What follows belongs to an exercise in optimizing a design on an open flow for small area; a production flow would make more cautious choices.
In this exercise RTL edits were held to simulation tests only and were not proved equivalent to the original.
Some runs may be left out. An edit can pass the tests and still lose a function that they never use.

**Run 1: track usage over the die**

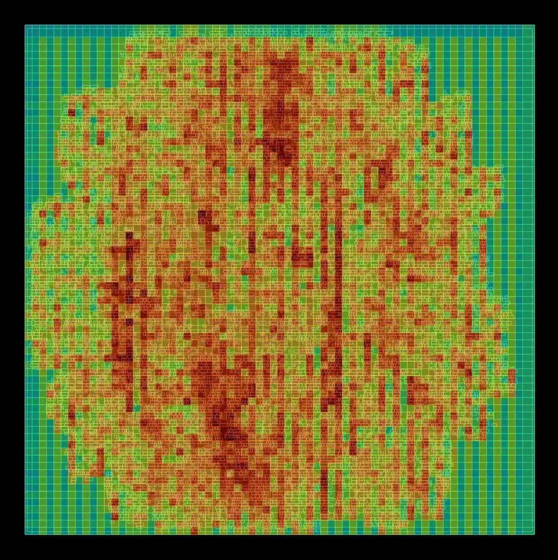
**Run 1: met1 routing**

Drawn at 1 px/um. Supply wires on this layer in grey. Cells faint in the background.
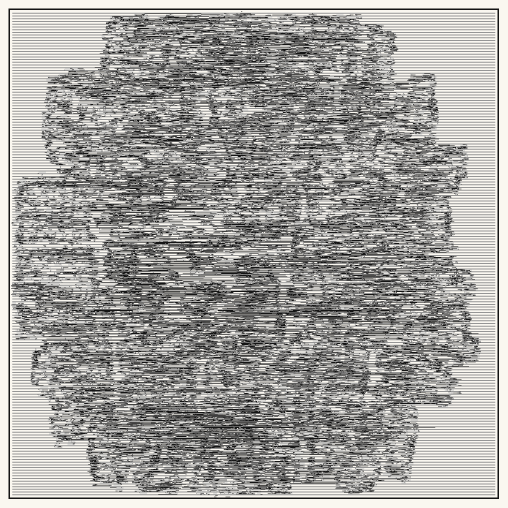
**Run 1: cells coloured by class**

Drawn at 1 px/um.
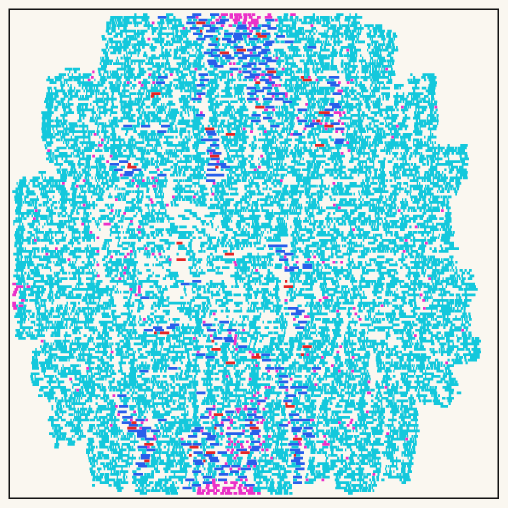
File: design/flow/constraint.sdc
create_clock -name core_clock -period 32.0 [get_ports {clk}]
set_input_delay 6.4000 -clock core_clock [delete_from_list [all_inputs] [get_ports {clk}]]
set_output_delay 6.4000 -clock core_clock [all_outputs]
set_load 0.01 [all_outputs]
File: design/flow/config.mk
export PLATFORM = sky130hd
export DESIGN_NAME = ai_accel
export DESIGN_NICKNAME = ai_accel
export VERILOG_FILES = /design/flow/design.v
export SDC_FILE = /design/flow/constraint.sdc
export NUM_CORES = 4
export LEC_CHECK = 0
export CAP_MARGIN = 20
export CORE_MARGIN = 2
export CORE_UTILIZATION = 45
export PLACE_DENSITY = 0.6
export SETUP_SLACK_MARGIN = 1.5
export SLEW_MARGIN = 20
File: design/flow/design.v
`timescale 1ns/1ps
module square(a,avg,outt);
	input [7:0] a;
	input [7:0] avg;
	output [15:0]outt;
	wire[7:0] result=(a>avg)? a-avg : avg-a;  
	wire [15:0] post_square=result*result;
	assign outt={2'b0,post_square[15:2]};  
endmodule
 module average(a,b,c,d,outt);
	input [7:0] a;
	input [7:0] b;
	input [7:0] c;
	input [7:0] d;
	output [7:0]outt;
	wire[15:0] result=a+b+c+d;
	assign outt=result[9:2];
endmodule
module multiplier_24(a,b,c);
	input [23:0] a;
	input [23:0] b;
	output [7:0] c;
	wire[7:0] result1,result2,result3;
	multiplier first(.a(a[7:0]),.b(b[7:0]),.c(result1));
	multiplier sec(.a(a[15:8]),.b(b[15:8]),.c(result2));
	multiplier third(.a(a[23:16]),.b(b[23:16]),.c(result3));
	wire[15:0] ans= result1+ result2+result3;
	assign c= (ans[15:8] == 8'b0) ? ans : 8'b11111111;
endmodule
module multiplier_3x3(a0,a1,a2,b0,b1,b2,c);
	input [23:0] a0;
	input [23:0] a1;
	input [23:0] a2; 
	input [23:0] b0;
	input [23:0] b1;
	input [23:0] b2;
	output [7:0] c;
	wire[7:0] result1,result2,result3;
	multiplier_24 firstrow(.a(a0),.b(b0),.c(result1));
	multiplier_24 secrow(.a(a1),.b(b1),.c(result2));
	multiplier_24 thirdrow(.a(a2),.b(b2),.c(result3));
	wire[15:0] ans= result1+ result2+result3;
	assign c= (ans[15:8] == 8'b0) ? ans : 8'b11111111;
endmodule
module multiplier
(
	a,b, c
);
	input [7:0] a;
	input [7:0] b;
	output [7:0] c;
	wire[15:0] ans= a * b;
	assign c= (ans[15:8] == 8'b0) ? ans : 8'b11111111;
endmodule
module ai_accel
(
        rst_n		,   
        clk,              
        addr		,   
		  wr_en,		 
		  accel_select,
		  data_in,
		  ctr,
        data_out	    
    );
	 input rst_n;
	 input clk;
	 input [31:0] addr;
	 input wr_en;
	 input accel_select;
	 input [31:0] data_in;
	 output [31:0] data_out;
	 output [15:0] ctr;
	 reg [31:0] data_out;
	 reg go_bit;
	 wire go_bit_in;
	 reg done_bit;
	 wire done_bit_in;
	 reg [15:0] counter;
	 reg [31:0] data_A0;
	 reg [31:0] data_A1;
	 reg [31:0] data_A2;
	 reg [31:0] data_B0;
	 reg [31:0] data_B1;
	 reg [31:0] data_B2;
	 reg [31:0] data_B3;
	 reg [31:0] result;
	 wire [7:0] level3_avg;
	 wire [31:0] data_C;
	 wire [31:0] data_C2;
	 reg [7:0] in1, in2;
	 wire[7:0] out;
	 assign ctr = counter;
	 always @(addr[5:2], data_A0,data_A1,data_A2, data_B0,data_B1,data_B2,data_B3, data_C,data_C2, counter, done_bit, go_bit, counter) begin
		case(addr[5:2])
		4'b1000: data_out = {done_bit, 30'b0, go_bit};
		4'b1001: data_out = {16'b0, counter}; 
		4'b1010: data_out = data_A0;
		4'b1011: data_out = data_A1;
		4'b1100: data_out = data_A2;
		4'b1101: data_out = data_B0;
		4'b1110: data_out = data_B1;
		4'b1111: data_out = data_B2;
		4'b0000: data_out = data_B3;
		4'b0001: data_out = data_C;
		4'b0010: data_out = data_C2;
		default: data_out = 32'b0;
		endcase
	 end
	 assign go_bit_in = (wr_en & accel_select & (addr[5:2] == 4'b1000));
	 always @(posedge clk or negedge rst_n)
		if(~rst_n) go_bit <= 1'b0;
		else go_bit <=  go_bit_in ? 1'b1 : 1'b0;
	 always @(posedge clk or negedge rst_n)
		if(~rst_n) begin
			counter <=16'b0;
			data_A0 <= 32'b0;
			data_A1 <= 32'b0;
			data_A2 <= 32'b0;
			data_B0 <= 32'b0;
			data_B1 <= 32'b0;
			data_B2 <= 32'b0;
			data_B3 <= 32'b0;
		end
		else begin
			if (wr_en & accel_select) begin
				data_A0 <= (addr[5:2] == 4'b1010) ? data_in : data_A0;
				data_A1 <= (addr[5:2] == 4'b1011) ? data_in : data_A1;
				data_A2 <= (addr[5:2] == 4'b1100) ? data_in : data_A2;
				data_B0 <= (addr[5:2] == 4'b1101) ? data_in : data_B0;
				data_B1 <= (addr[5:2] == 4'b1110) ? data_in : data_B1;
				data_B2 <= (addr[5:2] == 4'b1111) ? data_in : data_B2;
				data_B3 <= (addr[5:2] == 4'b0000) ? data_in : data_B3;
			end
			else begin
				data_A0 <= data_A0;
				data_A1 <= data_A1;
				data_A2 <= data_A2;
				data_B0 <= data_B0;
				data_B1 <= data_B1;
				data_B2 <= data_B2;
				data_B3 <= data_B3;
			end
			counter <= go_bit_in? 16'h00 : done_bit_in ? counter : counter +16'h01;
		end
	wire[7:0] result1,result2,result3,result4;
	 multiplier_3x3 firstitert(.a0(data_A0),.a1(data_A1),.a2(data_A2),.b0(data_B0[31:8]),.b1(data_B1[31:8]),.b2(data_B2[31:8]),.c(result1));
	 multiplier_3x3 secitert(.a0(data_A0),.a1(data_A1),.a2(data_A2),.b0(data_B0[23:0]),.b1(data_B1[23:0]),.b2(data_B2[23:0]),.c(result2));
	 multiplier_3x3 thirditeret(.a0(data_A0),.a1(data_A1),.a2(data_A2),.b0(data_B1[31:8]),.b1(data_B2[31:8]),.b2(data_B3[31:8]),.c(result3));
	 multiplier_3x3 fourthiteret(.a0(data_A0),.a1(data_A1),.a2(data_A2),.b0(data_B1[23:0]),.b1(data_B2[23:0]),.b2(data_B3[23:0]),.c(result4));
	average step3(.a(result1),.b(result2),.c(result3),.d(result4),.outt(level3_avg));
	wire [31:0] result_in;
	assign result_in[31:24]=(result1>level3_avg) ? result1-level3_avg : 8'b0;
	assign result_in[23:16]=(result2>level3_avg) ? result2-level3_avg : 8'b0;
	assign result_in[15:8]=(result3>level3_avg) ? result3-level3_avg : 8'b0;
	assign result_in[7:0]=(result4>level3_avg) ? result4-level3_avg : 8'b0;
	wire[15:0] resultcov1,resultcov2,resultcov3,resultcov4;
	square firstcov(.a(result1),.avg(level3_avg),.outt(resultcov1));
	square seccov(.a(result2),.avg(level3_avg),.outt(resultcov2));
	square thirdcov(.a(result3),.avg(level3_avg),.outt(resultcov3));
	square fourthcov(.a(result4),.avg(level3_avg),.outt(resultcov4));
	assign data_C2={16'b0, resultcov1} +{16'b0,resultcov2}+{16'b0,resultcov3}+{16'b0,resultcov4};
	 always @(posedge clk or negedge rst_n)
		if(~rst_n) result <=32'h0;
		else result <= result_in;
	 assign data_C = result;
	 assign done_bit_in = (counter == 16'd2);
	 always @(posedge clk or negedge rst_n)
		if(~rst_n) done_bit <= 1'b0;
		else done_bit <= go_bit_in ? 1'b0 : done_bit_in;
endmodule
File: design/flow/run.sh
#!/bin/bash
# synth_recipe.tcl (not shown) runs the flow's synth.tcl, then flattens the netlist and writes it again
# the make line also repeats each setting of config.mk as NAME=value (left out here)
make -C /OpenROAD-flow-scripts/flow DESIGN_CONFIG=/design/flow/config.mk WORK_HOME=/design/flow/orfs CLKGATE_MAP_FILE= SYNTH_SCRIPT=/design/flow/synth_recipe.tcl finish
==> results.cfg, run 1 <==
[outcome]
status = no timing/DRC/antenna violations

[clocking]
h-tree-depth = 1
clock_sinks = 274
clk-insertion-delay-late_ns = 0.65
postCtsSetupBuffers = 34

[worst_setup_path]
worst_path_max_delay_cell = fa_1
ff2ff_setup_slack_ns = 15.96
worstRegToRegCells = 64
crit_fanout = 18

[die]
die_w_um = 488
io_pins = 116
start_util_pct = 45.2
row_count = 177

[timing]
period_share_pct = 92.3
fin_setup_tns_ns = 0
tightestPinTransition_ns = 1.26
worst_hold_slack_ns = 0.511
max_freq_mhz = 33.9

[flow_run]
drv_cap = 0

[global_route]
grt_pass1_wl_mm = 495
overflow = 0

[routing]
vias_per_cell = 5.41
drtPass1Iterations = 9
ant_nets = 0

[layout]
fillers = 22200
syn2layout_area_growth_pct = 6.87
finalInstanceArea_mm2 = 0.112

[synth]
synth_compound_area_share_pct = 8.43
ys_warn_count = 13
synth-seq-area-share_pct = 6.52
synth_area_leaders = fa_1 30%, ha_1 19%, and2_1 10%
yosysMostFrequentCell = inv_1

[placement]
placed_cell_area_mm2 = 0.110
Notes on 'track usage over the die' above:
WL per Instance: 20.8 um
GRT met3 Usage: 1.89%
Global Route Usage Sum: 26.7%

Notes on 'met1 routing' above:
longest straight run	130 um
wire length on this layer	134 mm
share of all routed wire	43%
main direction	horizontal
nets with wire on the layer	14,178

Notes on 'cells coloured by class' above:
class	colour	cells	share of their area
all other logic	cyan	11,315	90%
other buffers and delay cells	magenta	402	3.1%
clock drivers and dummy loads	red	55	0.92%
flip-flops	blue	274	6.5%

-- run 1: final timing paths --
path	startpoint	to
setup / recovery	data_B1[2]$_DFFE_PN0P_	data_out[14]
hold / removal	data_A2[28]$_DFFE_PN0P_	data_A2[28]$_DFFE_PN0P_
setup reg to reg	data_B1[2]$_DFFE_PN0P_	result[23]$_DFF_PN0_
hold reg to reg	data_A2[28]$_DFFE_PN0P_	data_A2[28]$_DFFE_PN0P_
max in group asynchronous	rst_n	data_A0[5]$_DFFE_PN0P_
min in group asynchronous	rst_n	data_B2[30]$_DFFE_PN0P_
-- run 1: final cells by class --
type | instances | share of cell area (%)
timing repair buffer | 402 | 2.96
multi-input combinational | 8953 | 78.6
sequential | 274 | 6.23
clock inverter | 14 | 0.129
clock buffer | 41 | 0.759
tap | 3043 | 3.39
inverter | 2362 | 7.89
antenna | 17 | 0.0378
-- run 1: layer usage --
layer	global-route usage, %	vias to the layer above	wire length [um]
li1	-	37700	-
met2	44.9	1962	148000
met5	0	-	46
met1	35.1	41700	134000
met3	1.89	448	15100
met4	12.4	6	16900
-- run 1: registers in the layout (all words and copies together) (netlist names) --
register,count
go_bit,1
done_bit,1
data_B2,32
data_B3,32
data_B1,32
data_B0,32
result,32
data_A0,32
data_A1,32
counter,16
data_A2,32
-- run 1: worst max-delay path, delay by kind of cell, from the launching register on --
kind / cells / cell delay, ns
xor+xnor: 3 / 0.71
mux: 3 / 0.89
flops: 1 / 0.59
compound gates: 30 / 5.94
buf+inv: 10 / 1.17
fa+ha+maj: 23 / 9.32
simple gates: 22 / 3.83
-- run 1: cells in the final DEF, fill, tap and decap left out, types with 17 or more instances in the layout --
master	count
mux2_2	230
mux2i_1	38
a221oi_1	18
dfrtp_4	22
dfrtp_2	53
a21oi_2	18
o211ai_1	26
nor4_1	26
nor2_1	419
a211oi_1	17
o21bai_1	93
diode_2	17
clkdlybuf4s50_1	85
a22oi_1	102
and3_1	18
inv_1	2360
and2_1	1718
or3_1	45
xor2_1	108
clkbuf_16	31
or2_2	80
o21ai_0	292
ha_1	1597
o21a_1	59
buf_4	299
a21o_1	172
a31oi_1	30
nand2b_1	150
nor3_1	80
dfrtp_1	199
xnor2_1	290
nand3_1	53
fa_1	1583
nand4_1	42
a21boi_0	32
nand2_1	819
a21oi_1	297
nor2b_1	145
**Run 1: routed metal, one colour a layer**

Drawn at 1 px/um.
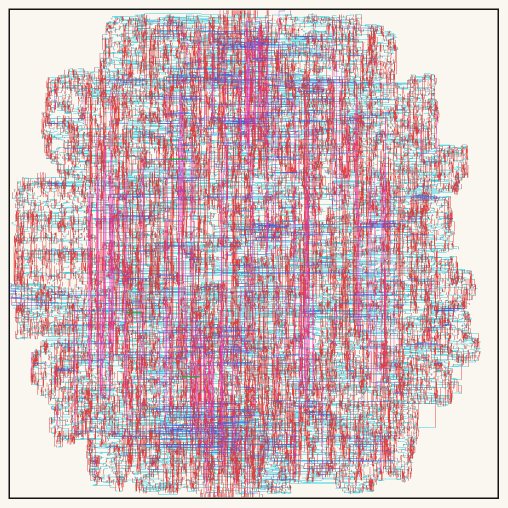

==> inputs of run 2 (changes only) <==
==> design/flow/design.v (replaced) <==
`timescale 1ns/1ps
module dot9(a, b, w);
	input  [71:0] a;
	input  [71:0] b;
	output [7:0]  w;
	reg [13:0] low;
	reg        hi;
	integer k, i, j;
	always @* begin
		low = 14'd0;
		hi  = 1'b0;
		for (k = 0; k < 9; k = k + 1)
			for (i = 0; i < 8; i = i + 1)
				for (j = 0; j < 8; j = j + 1)
					if (i + j < 8) low = low + ((a[8*k+i] & b[8*k+j]) << (i + j));
					else hi = hi | (a[8*k+i] & b[8*k+j]);
	end
	assign w = (hi | (|low[13:8])) ? 8'hff : low[7:0];
endmodule
module ai_accel
(
	rst_n,
	clk,
	addr,
	wr_en,
	accel_select,
	data_in,
	ctr,
	data_out
);
	input rst_n;
	input clk;
	input [31:0] addr;
	input wr_en;
	input accel_select;
	input [31:0] data_in;
	output [31:0] data_out;
	output [15:0] ctr;
	reg [31:0] data_out;
	reg go_bit;
	reg [1:0] st;           
	reg [31:0] data_A0, data_A1, data_A2;
	reg [31:0] data_B0, data_B1, data_B2, data_B3;
	reg [7:0] res1, res2, res3;
	wire [3:0] fld = addr[5:2];
	wire wr = wr_en & accel_select;
	wire go_bit_in = wr & (fld == 4'b1000);
	wire done_bit = st[1] & st[0];
	wire [1:0] counter = {st[1], st[0] & ~st[1]};
	assign ctr = {14'b0, counter};
	always @(posedge clk or negedge rst_n)
		if (~rst_n) begin
			go_bit <= 1'b0;
			st <= 2'd0;
			data_A0 <= 32'b0;
			data_A1 <= 32'b0;
			data_A2 <= 32'b0;
			data_B0 <= 32'b0;
			data_B1 <= 32'b0;
			data_B2 <= 32'b0;
			data_B3 <= 32'b0;
		end else begin
			go_bit <= go_bit_in;
			st <= go_bit_in ? 2'd0 : (done_bit ? st : st + 2'd1);
			if (wr & (fld == 4'b1010)) data_A0 <= data_in;
			if (wr & (fld == 4'b1011)) data_A1 <= data_in;
			if (wr & (fld == 4'b1100)) data_A2 <= data_in;
			if (wr & (fld == 4'b1101)) data_B0 <= data_in;
			if (wr & (fld == 4'b1110)) data_B1 <= data_in;
			if (wr & (fld == 4'b1111)) data_B2 <= data_in;
			if (wr & (fld == 4'b0000)) data_B3 <= data_in;
		end
	wire [31:0] br0 = st[1] ? data_B1 : data_B0;
	wire [31:0] br1 = st[1] ? data_B2 : data_B1;
	wire [31:0] br2 = st[1] ? data_B3 : data_B2;
	wire [23:0] b0 = st[0] ? br0[23:0] : br0[31:8];
	wire [23:0] b1 = st[0] ? br1[23:0] : br1[31:8];
	wire [23:0] b2 = st[0] ? br2[23:0] : br2[31:8];
	wire [7:0] r;
	dot9 eng(.a({data_A2[23:0], data_A1[23:0], data_A0[23:0]}), .b({b2, b1, b0}), .w(r));
	always @(posedge clk or negedge rst_n)
		if (~rst_n) begin
			res1 <= 8'd0;
			res2 <= 8'd0;
			res3 <= 8'd0;
		end else begin
			if (st == 2'd0) res1 <= r;
		if (st == 2'd1) res2 <= r;
		if (st == 2'd2) res3 <= r;
	end
	wire [9:0] sum = res1 + res2 + res3 + r;
	wire [7:0] avg = sum[9:2];
	wire [8:0] d1 = {1'b0, res1} - {1'b0, avg};
	wire [8:0] d2 = {1'b0, res2} - {1'b0, avg};
	wire [8:0] d3 = {1'b0, res3} - {1'b0, avg};
	wire [8:0] d4 = {1'b0, r} - {1'b0, avg};
	wire [7:0] m1 = d1[8] ? -d1[7:0] : d1[7:0];
	wire [7:0] m2 = d2[8] ? -d2[7:0] : d2[7:0];
	wire [7:0] m3 = d3[8] ? -d3[7:0] : d3[7:0];
	wire [7:0] m4 = d4[8] ? -d4[7:0] : d4[7:0];
	wire [31:0] data_C = {d1[8] ? 8'd0 : d1[7:0], d2[8] ? 8'd0 : d2[7:0],
	                      d3[8] ? 8'd0 : d3[7:0], d4[8] ? 8'd0 : d4[7:0]};
	wire [15:0] q1 = m1 * m1;
	wire [15:0] q2 = m2 * m2;
	wire [15:0] q3 = m3 * m3;
	wire [15:0] q4 = m4 * m4;
	wire [31:0] data_C2 = {16'b0, q1[15:2]} + {16'b0, q2[15:2]} + {16'b0, q3[15:2]} + {16'b0, q4[15:2]};
	always @* begin
		case (fld)
		4'b1000: data_out = {done_bit, 30'b0, go_bit};
		4'b1001: data_out = {30'b0, counter};
		4'b1010: data_out = data_A0;
		4'b1011: data_out = data_A1;
		4'b1100: data_out = data_A2;
		4'b1101: data_out = data_B0;
		4'b1110: data_out = data_B1;
		4'b1111: data_out = data_B2;
		4'b0000: data_out = data_B3;
		4'b0001: data_out = data_C;
		4'b0010: data_out = data_C2;
		default: data_out = 32'b0;
		endcase
	end
endmodule
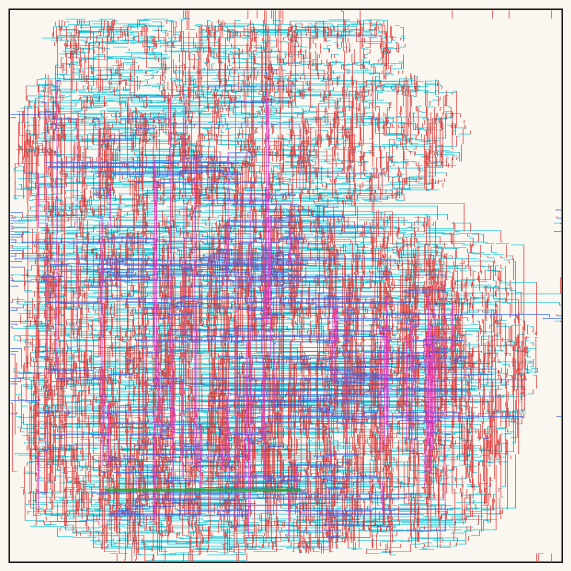
**Above:** run 2 (routed metal, one colour a layer).
Drawn at 2 px/um.
layer	colour	wire length
met3	blue	12,000 um
met1	cyan	49.5 mm
met2	red	48.3 mm
met5	green	96.6 um
met4	magenta	5,700 um
WL per Instance: 27.2 um
Global Route Usage Sum: 30.9%
wirelength, routed: 116 mm
Vias: 25,400

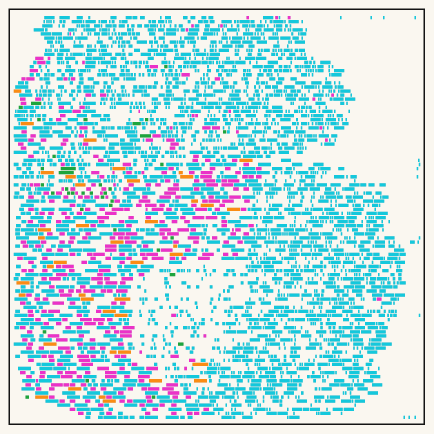
**Above:** run 2 (cell sizes after repair).
Drawn at 1.5 px/um.
size	colour	cells	most used
drive 2	magenta	387	mux2_2
drive 6 and up	orange	41	clkbuf_16
drive 1 or less	cyan	2,825	inv_1
drive 3 to 4	green	37	buf_4
number of non-clock buffers: 101
area grow syn2layout: 8.01%
fin area: 0.0359 mm^2
Final WS setup: 2.63 ns

==> run 2 against run 1 <==
Effect of this change:
- still clean on timing, DRC and antenna
- critical endpoint is now data_out[15]
- highest routed layer unchanged
- register-to-register slack gained 5.1 ns
- non-clock buffer count decreased by 301
- largest cell class unchanged
- final area shrank 68%
- synthesized cell count shrank 73%
- global-route usage up 4.2 points
- final cell count fell by 72%
- worst hold slack lost 0.0038 ns
- count of clock-buffer cells in the layout is 4 lower
- routed wire length decreased by 63%
==> results.cfg, run 2 <==
[worst_setup_path]
cp.required_ns = 25.60
max_stage_delay_ns = 0.77
crit_fanout = 26
worst_path_max_delay_cell = dfrtp_4
crit_path_start_kind = register

[clocking]
h-tree-depth = 1
clock_sinks = 251
cts_buffers = 27
clk-insertion-delay-late_ns = 0.56

[timing]
worst_hold_slack_ns = 0.507
tightestPinTransition_ns = 1.13
setup_viol = 0
period_share_pct = 91.8
max_freq_mhz = 34.0
fin_setup_tns_ns = 0
grt_setup_unrepaired = no

[global_route]
grtUsageMet2_pct = 44.3
grt_pass1_wl_mm = 171
met3_usage_pct = 6.95
grt_pass1_vias = 25500
overflow = 0
grt.busiest_layer = met1
grt_max_degree = 111
met1_usage_pct = 44.9

[synth]
synth_top_family_by_area = adder cells
ys_warn_count = 2
yosysMostFrequentCell = inv_1
netlist_top_cells_count = 576 x inv_1, 452 x fa_1, 287 x nand2_1
synth-seq-area-share_pct = 18.9
synth_area_leaders = fa_1 27%, dfrtp_1 19%, ha_1 8.4%
synth_top_area_cell = fa_1
yosysUniqueCellTypes = 82
synth_compound_area_share_pct = 9.23

[flow_run]
drv_cap = 0

[routing]
drtPass1Iterations = 17
dr_wl_met2_mm = 48.3
highest_layer = met5
ant_nets = 0
met3_length_mm = 12.0
vias_per_cell = 5.96
wl_met1_mm = 49.5

[die]
io_pins = 116
die_w_um = 276
row_count = 99
core_area_mm2 = 0.0731
start_util_pct = 45.5

[layout]
seq_area_mm2 = 0.00629
final_nets = 4012
mostFrequentLayoutCells = 576 x inv_1, 452 x fa_1, 287 x nand2_1
layout_commonest_cell = inv_1
layout-drive-gt1-share_pct = 14.1
fillers = 6889

[placement]
dpl.hpwl_mm = 90.3

[outcome]
status = no timing/DRC/antenna violations
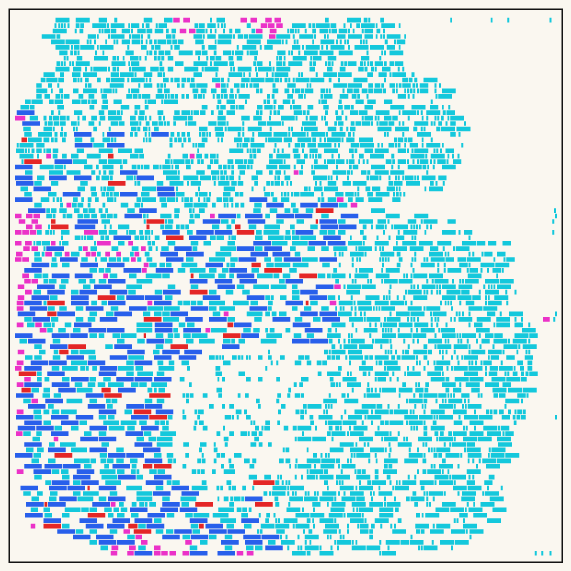
**Above:** run 2 (cells coloured by class).
Drawn at 2 px/um.
class	colour	cells	share of their area
clock drivers and dummy loads	red	49	2.6%
other buffers and delay cells	magenta	101	2.8%
flip-flops	blue	251	18%
all other logic	cyan	2,889	76%

[run 2: cell families after synthesis]
group	after synthesis
simple gates	714
flops	251
mux	324
fa+ha+maj	680
xor+xnor	144
other cells	1
compound gates	435
buf+inv	710
[run 2: layout make-up]
type / count / share of cell area [%]
clock inverters: 12 / 0.363
inverters: 578 / 6.05
diodes: 4 / 0.0279
clock buffers: 37 / 2.18
multi-input cells: 2311 / 67.8
well taps: 959 / 3.34
flip-flops and latches: 251 / 17.5
repair buffers: 101 / 2.71
[run 2: worst max-delay path: cells and delay by family (launching register included)]
family	cells	cell delay, ns
adders and majority gates	23	10.73
and+or+nand+nor	9	2.41
xor gates and xnor gates	4	2.08
AOI/OAI and AO/OA	14	3.16
muxes	2	0.86
DFF	1	0.77
buffers and inverters	18	2.34
[run 2: worst paths after layout]
| kind | start | end | slack (ns) | cells after the start |
|---|---|---|---|---|
| worst max-delay path | st[0]$_DFFE_PN0P_ | data_out[15] | 2.63 | 70 |
| worst min-delay path | data_A1[28]$_DFFE_PN0P_ | data_A1[28]$_DFFE_PN0P_ | 0.51 | 1 |
| worst max register to register | st[0]$_DFFE_PN0P_ | res1[0]$_DFFE_PN0N_ | 21.08 | 28 |
| worst min register to register | data_A1[28]$_DFFE_PN0P_ | data_A1[28]$_DFFE_PN0P_ | 0.51 | 1 |
| max in group asynchronous | rst_n | data_B3[31]$_DFFE_PN0P_ | 24.50 | 2 |
| min in group asynchronous | rst_n | res3[7]$_DFFE_PN0N_ | 5.85 | 1 |
[run 2: repair_timing]
item,in CTS,in global routing
buffers inserted,0,2
gates resized for setup,0,4
endpoints found under the setup margin,0,7
[run 2: metrics by stage]
| step | area, um^2 | cells |
|---|---|---|
| finish | 35900 | 4253 |
| global route | 35900 | 4249 |
| CTS | 35800 | 4247 |
| detailed placement | 34900 | 4198 |
| global placement | 34900 | 4198 |
| floorplan | 33300 | 3272 |
**Run 2: met1 routing**

Drawn at 1.5 px/um. Supply wires on this layer in grey. Cells faint in the background.
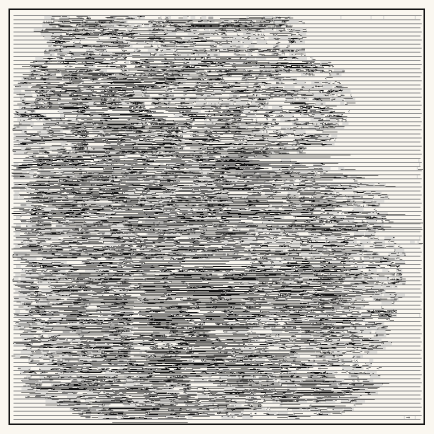

==> run 3: too many edits to list; what changed since run 2 <==
design/flow/design.v: 124 -> 1636 lines; modules unchanged: 0
  ai_accel: edited, 105 -> 1623 lines
  fa: new, 6 lines
  ha: new, 6 lines
  removed: dot9
==> module fa as of run 3 <==
module fa(x, y, z, s, c);
	input x, y, z;
	output s, c;
	assign s = x ^ y ^ z;
	assign c = (x & y) | (x & z) | (y & z);
endmodule
==> module ha as of run 3 <==
module ha(x, y, s, c);
	input x, y;
	output s, c;
	assign s = x ^ y;
	assign c = x & y;
endmodule
--- a/design/flow/config.mk
+++ b/design/flow/config.mk
@@ -12,2 +12,4 @@
 export SETUP_SLACK_MARGIN = 1.5
 export SLEW_MARGIN = 20
+export SYNTH_HIERARCHICAL = 1
+export SYNTH_MINIMUM_KEEP_SIZE = 0
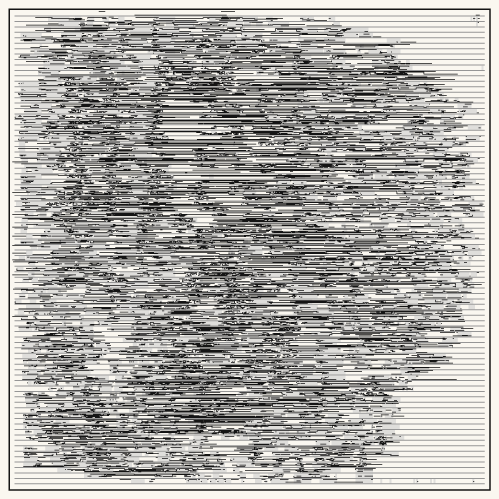
**Above:** run 3 (met1 routing).
Drawn at 2 px/um. Supply wires on this layer in grey. Cells faint in the background.
wire length on this layer	41.2 mm
longest straight run	88.3 um
nets with wire on the layer	2,462
main direction	horizontal
share of all routed wire	39%

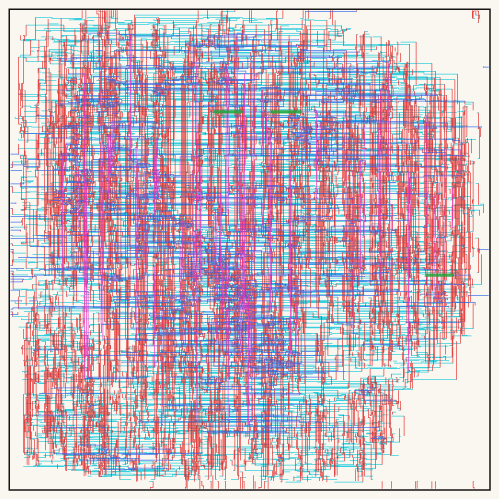
**Above:** run 3 (routed metal, one colour a layer).
Drawn at 2 px/um.
layer	colour	wire length
met4	magenta	5,470 um
met2	red	45.7 mm
met1	cyan	41.2 mm
met3	blue	12,300 um
met5	green	39.6 um
Global Route Usage Sum: 37.1%
WL per Instance: 35.8 um
Vias: 19,400
wirelength, routed: 105 mm

==> run 3 against run 2 <==
Effect of this change:
- routed wire length shrank 9.5%
- register-to-register slack better by 2.1 ns
- critical path type unchanged
- worst hold slack improved by 0.0012 ns
- still clean
- critical path depth decreased by 6
- synthesized area down 25%
==> results.cfg, run 3 <==
[global_route]
grt_max_degree = 38
grt_pass1_vias = 19800
overflow = 0
grt_pass1_wl_mm = 148

[timing]
period_share_pct = 93.5
fin_setup_tns_ns = 0
tightestPinTransition_ns = 1.19
max_freq_mhz = 33.4

[layout]
final_nets = 2733
layout_commonest_cell = and2_1
layout-drive-gt1-share_pct = 11.1
syn2layout_area_growth_pct = 14.1

[routing]
ant_nets = 0
vias_per_cell = 6.65
drtPass1Iterations = 10

[worst_setup_path]
crit_fanout = 19
ff2ff_setup_slack_ns = 23.13
worstRegToRegCells = 25
crit_path_start = st[1]$_DFFE_PN0P_
rr_startpoint = st[1]$_DFFE_PN0P_
cp.required_ns = 25.60

[outcome]
status = no timing/DRC/antenna violations

[synth]
netlist_top_cells_count = 427 x and2_1, 427 x fa_1, 224 x edfxtp_1
ys_warn_count = 7
synth_top_area_cell = fa_1
synth_area_leaders = fa_1 34%, edfxtp_1 27%, and2_1 11%

[flow_run]
drv_cap = 0

[worst_hold_path]
hold_depth = 1
holdPathEnd = vB3$_DFFE_PN0P_

[clocking]
clock_sinks = 258
clk-insertion-delay-late_ns = 0.59
h-tree-depth = 1

[placement]
dpl.hpwl_mm = 79.9
dp_cells = 2838

[die]
start_util_pct = 45.4
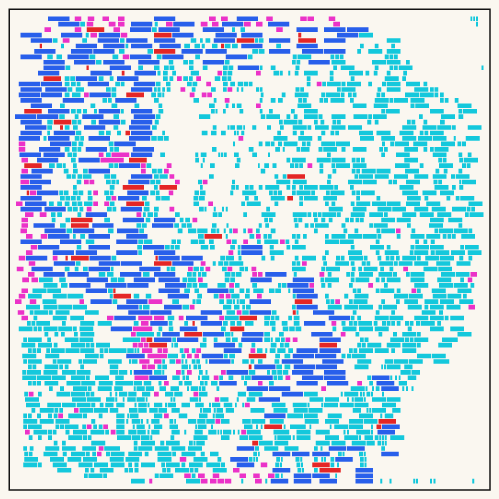
**Above:** run 3 (cells coloured by class).
Drawn at 2 px/um.
class	colour	cells	share of their area
clock drivers and dummy loads	red	50	3.3%
flip-flops	blue	258	28%
all other logic	cyan	1,663	63%
other buffers and delay cells	magenta	199	6.6%
fin area: 0.0285 mm^2
Core Area: 0.0550 mm^2
Rows: 86

[run 3: timing repair]
| item | CTS | global route |
|---|---|---|
| gates cloned | 1 | 1 |
| endpoints found under the setup margin | 3 | 3 |
| pin swaps | 11 | 9 |
| hold buffers | 0 | 0 |
| setup buffers | 23 | 5 |
| gates resized for setup | 32 | 24 |
[run 3: final cells by class]
cell class	count	area, um^2	area share (%)
Tap cell	748	936	3.28
Inverter	75	282	0.988
Timing Repair Buffer	199	1830	6.42
Clock inverter	21	230	0.808
Clock buffer	29	683	2.40
Multi-Input combinational cell	1588	17000	59.5
Antenna cell	5	12.5	0.0439
Sequential cell	258	7580	26.6
[run 3: metal layers]
| layer | track usage, % | share of wire, % |
|---|---|---|
| met1 | 52.4 | 39 |
| met2 | 55.8 | 44 |
| met3 | 7.83 | 12 |
| met4 | 15.2 | 5.2 |
| met5 | 0 | 0.037 |
[run 3: critical path, delay by kind of cell (launching register included)]
family	cells	cell delay [ns]
AND/OR/NAND/NOR	10	2.27
buffers and inverters	6	0.95
flip-flops	1	0.47
AO/OA/AOI/OAI	4	1.35
adder cells (fa/ha/maj)	44	17.88
[run 3: through the flow]
| step | cell area (um^2) | hold WS, ns |
|---|---|---|
| 3_5_place_dp | 27000 | 0.483 |
| 2_1_floorplan | 25000 | 0.454 |
| 5_1_grt | 28500 | 0.526 |
| 6_report | 28500 | 0.509 |
| 4_1_cts | 28300 | 0.497 |
| 3_3_place_gp | 27000 | 0.474 |
[run 3: kinds of logic (layout without fill, tap and decap cells)]
kind of cell               count (synthesis)  in the layout  share of synthesized area [%]
AOI/OAI and AO/OA                        431            431                           12.8
xor gates and xnor gates                   1              1                         0.0351
adders and majority gates                516            516                           38.7
buffers and inverters                    178            324                           3.34
DFF                                      258            258                           30.3
muxes                                      2              2                         0.0801
other                                      1             19                         0.0150
and+or+nand+nor                          624            624                           14.7
[run 3: modules after synthesis (local to each module, per instance)]
module    cells inside  copies in the design  flops+latches  cell area [um^2]
ai_accel          1535                     1            258             15800
fa                   1                   427              0              20.0
ha                   1                    49              0              12.5
**Run 3: cell sizes after repair**

Drawn at 2 px/um.
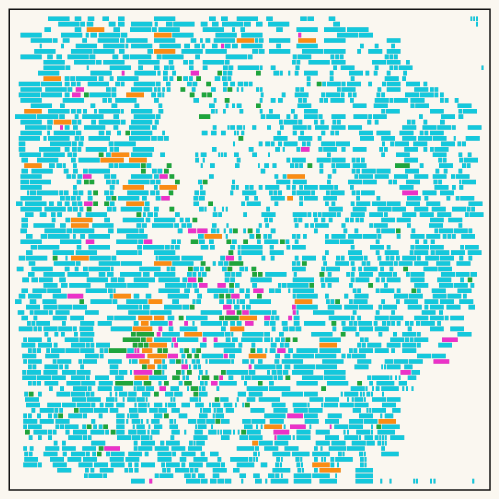

## Run 4: large edit since run 3, in outline
design/flow/design.v: 1636 -> 1650 lines; modules unchanged: 2
  ai_accel: edited, 1623 -> 1625 lines
  hai: new, 6 lines
  ham: new, 6 lines
==> module ham as of run 4 <==
module ham(x, yn, s, c);
	input x, yn;
	output s, c;
	assign s = ~(x ^ yn);
	assign c = x & ~yn;
endmodule
==> module hai as of run 4 <==
module hai(xn, yn, s, c);
	input xn, yn;
	output s, c;
	assign s = xn ^ yn;
	assign c = ~(xn | yn);
endmodule
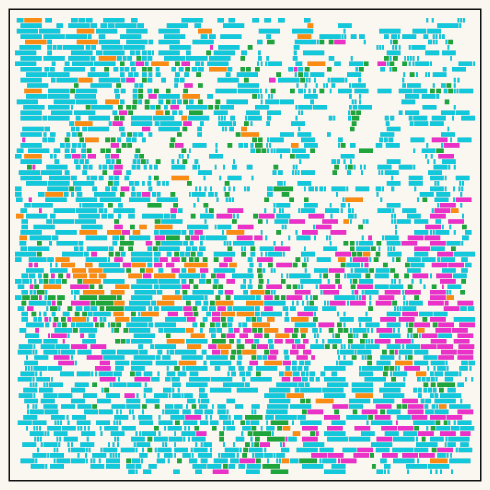
**Above:** run 4 (cell sizes after repair).
Drawn at 2 px/um.
size	colour	cells	most used
drive 6 and up	orange	98	clkbuf_16
drive 2	magenta	245	fa_2
drive 3 to 4	green	379	buf_4
drive 1 or less	cyan	1,702	nand2_1

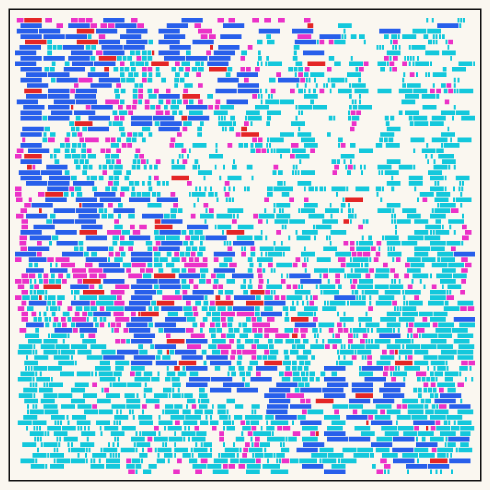
**Above:** run 4 (cells coloured by class).
Drawn at 2 px/um.
class	colour	cells	share of their area
other buffers and delay cells	magenta	465	14%
flip-flops	blue	259	26%
clock drivers and dummy loads	red	58	3.5%
all other logic	cyan	1,642	56%

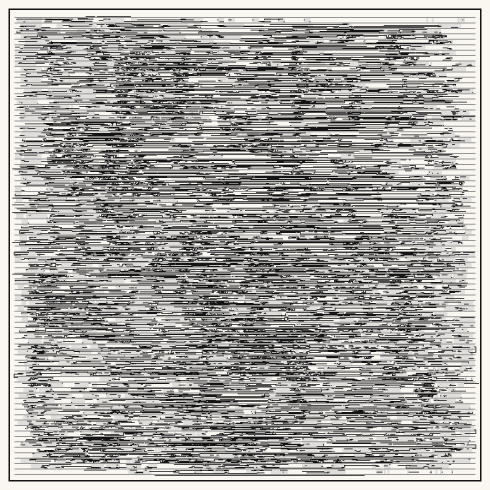
**Above:** run 4 (met1 routing).
Drawn at 2 px/um. Supply wires on this layer in grey. Cells faint in the background.
main direction	horizontal
nets with wire on the layer	2,711
longest straight run	111 um
wire length on this layer	45.0 mm
Vias: 20,400
wirelength, routed: 112 mm
global-route met1 utilization: 58.6%

==> run 4 against run 3 <==
Effect of this change:
- final cell count is 6.5% higher
- setup slack worse by 1.9 ns
- sequential share of layout area down 1.4 points
- highest routed layer unchanged
- via count is 5.1% higher
- maximum frequency down 5.8%
- largest cell class unchanged
- flip-flop and latch count grew 1
- first-iteration DRC count rose by 11%
- critical path depth grew 14
- clock skew shrank 0.018 ns
- still clean on timing, DRC and antenna
==> results.cfg, run 4 <==
[clocking]
clk-insertion-delay-late_ns = 0.62
h-tree-depth = 1
cts_buffers = 31
ctsResizeCount = 127
cts_hold_buf = 0
clock_sinks = 259

[layout]
stdcell_count = 3113
final_nets = 2979
layout_commonest_cell = nand2_1
syn2layout_area_growth_pct = 27.6
layout-drive-gt1-share_pct = 29.8

[routing]
vias_per_cell = 6.56
ant_nets = 0

[worst_setup_path]
crit_path_start_kind = register
cp.required_ns = 25.60
max_stage_delay_ns = 0.68

[global_route]
grt_max_degree = 34
grt_pass1_vias = 20800
grt_pass1_wl_mm = 157

[timing]
grt_setup_unrepaired = yes
worst_hold_slack_ns = 0.509
setup_slack_ns = 0.236
max_freq_mhz = 31.5
setup_viol = 0
period_share_pct = 99.3

[placement]
dpl.hpwl_mm = 90.0
dp_cells = 2993

[die]
io_pins = 116
start_util_pct = 45.6
die_w_um = 235

[flow_run]
drv_cap = 0

[synth]
ys_warn_count = 7
netlist_top_cells_count = 457 x nand2_1, 427 x fa_1, 248 x edfxtp_1

[outcome]
status = no timing/DRC/antenna violations
run 4: cell count changes in the layout (fill, tap and decap cells not counted), moves of 26 or more:
cell     delta
fa_1      -115
and2_1    -422
a22oi_2    +26
nand2_1   +425
buf_4     +224
nor2_1     -28
fa_2      +115
run 4: cell families (layout without fill, tap and decap cells):
logic type                 count (synthesis)  count (layout)  synth area share [%]
adders and majority gates                512             512                  40.0
and+or+nand+nor                          610             610                  10.9
DFF                                      259             259                  32.2
xor gates and xnor gates                   5               5                 0.182
other                                      1              15                0.0156
muxes                                      2               2                0.0834
AOI/OAI and AO/OA                        409             409                  12.7
buffers and inverters                    210             613                  3.86
run 4: layout make-up:
cell class              instances  area (um^2)
fillers                      4390        22000
multi-input cells            1552        16500
flip-flops and latches        259         7720
repair buffers                465         4170
well taps                     688          861
clock buffers                  32          779
inverters                      90          353
clock inverters                26          272
diodes                          1         2.50
run 4: stage by stage:
step	cell area, um^2	setup TNS (ns)
global placement	28300	-0.629
detailed placement	28300	-1.20
global route	30600	-0.337
floorplan	24600	0
CTS	30200	0
finish	30600	0
run 4: worst paths after layout:
| kind | startpoint | to | depth (start not counted) |
|---|---|---|---|
| setup / recovery | st[1]$_DFFE_PN0P_ | data_out[14] | 78 |
| hold / removal | go_seen$_DFFE_PN0P_ | go_seen$_DFFE_PN0P_ | 1 |
| setup reg to reg | st[1]$_DFFE_PN0P_ | res1[7]$_DFFE_PN_ | 29 |
| hold reg to reg | go_seen$_DFFE_PN0P_ | go_seen$_DFFE_PN0P_ | 1 |
| max in group asynchronous | rst_n | st[1]$_DFFE_PN0P_ | 1 |
| min in group asynchronous | rst_n | vB2$_DFFE_PN0P_ | 1 |
run 4: critical path, delay by kind of cell, from the launching register on:
kind            cells  cell delay [ns]
compound gates      4             1.13
fa+ha+maj          50            19.42
buf+inv            15             1.62
flops               1             0.45
simple gates        9             2.08
run 4: routing by layer:
layer / up-vias / wire length (um) / GRT usage, %
met1: 10500 / 45000 / 58.6
met3: 322 / 14300 / 10.5
met4: 10 / 6090 / 15.4
met5: - / 62 / 0
li1: 8008 / - / -
met2: 1582 / 46900 / 58.9

static timing again, ports no longer ideal:
No port has a modelled driver above. Below, the same layouts with a new extraction and two added sets of constraints.
Step 1 assumes that a clkbuf_16 drives the clock port and a buf_2 every other input.
Step 2 times the ports against the registers' clock, not the clock port: input delays grow and output delays shrink by t, the midpoint of the rising clock arrivals with the driver on.
Slacks: no drivers / after step 1 / after step 2; pairs: no drivers / after step 1.
run | t, ns | setup WS [ns] | worst hold slack (ns)
run 1 | 0.712 | 2.469 / 2.392 / 3.103 | 0.511 / 0.511 / 0.511
run 2 | 0.613 | 2.631 / 2.572 / 3.185 | 0.507 / 0.507 / 0.507
run 3 | 0.632 | 2.092 / 2.035 / 2.667 | 0.509 / 0.509 / 0.509
run 4 | 0.669 | 0.236 / 0.178 / 0.848 | 0.509 / 0.509 / 0.509
After both steps setup and hold are still met in every run listed.
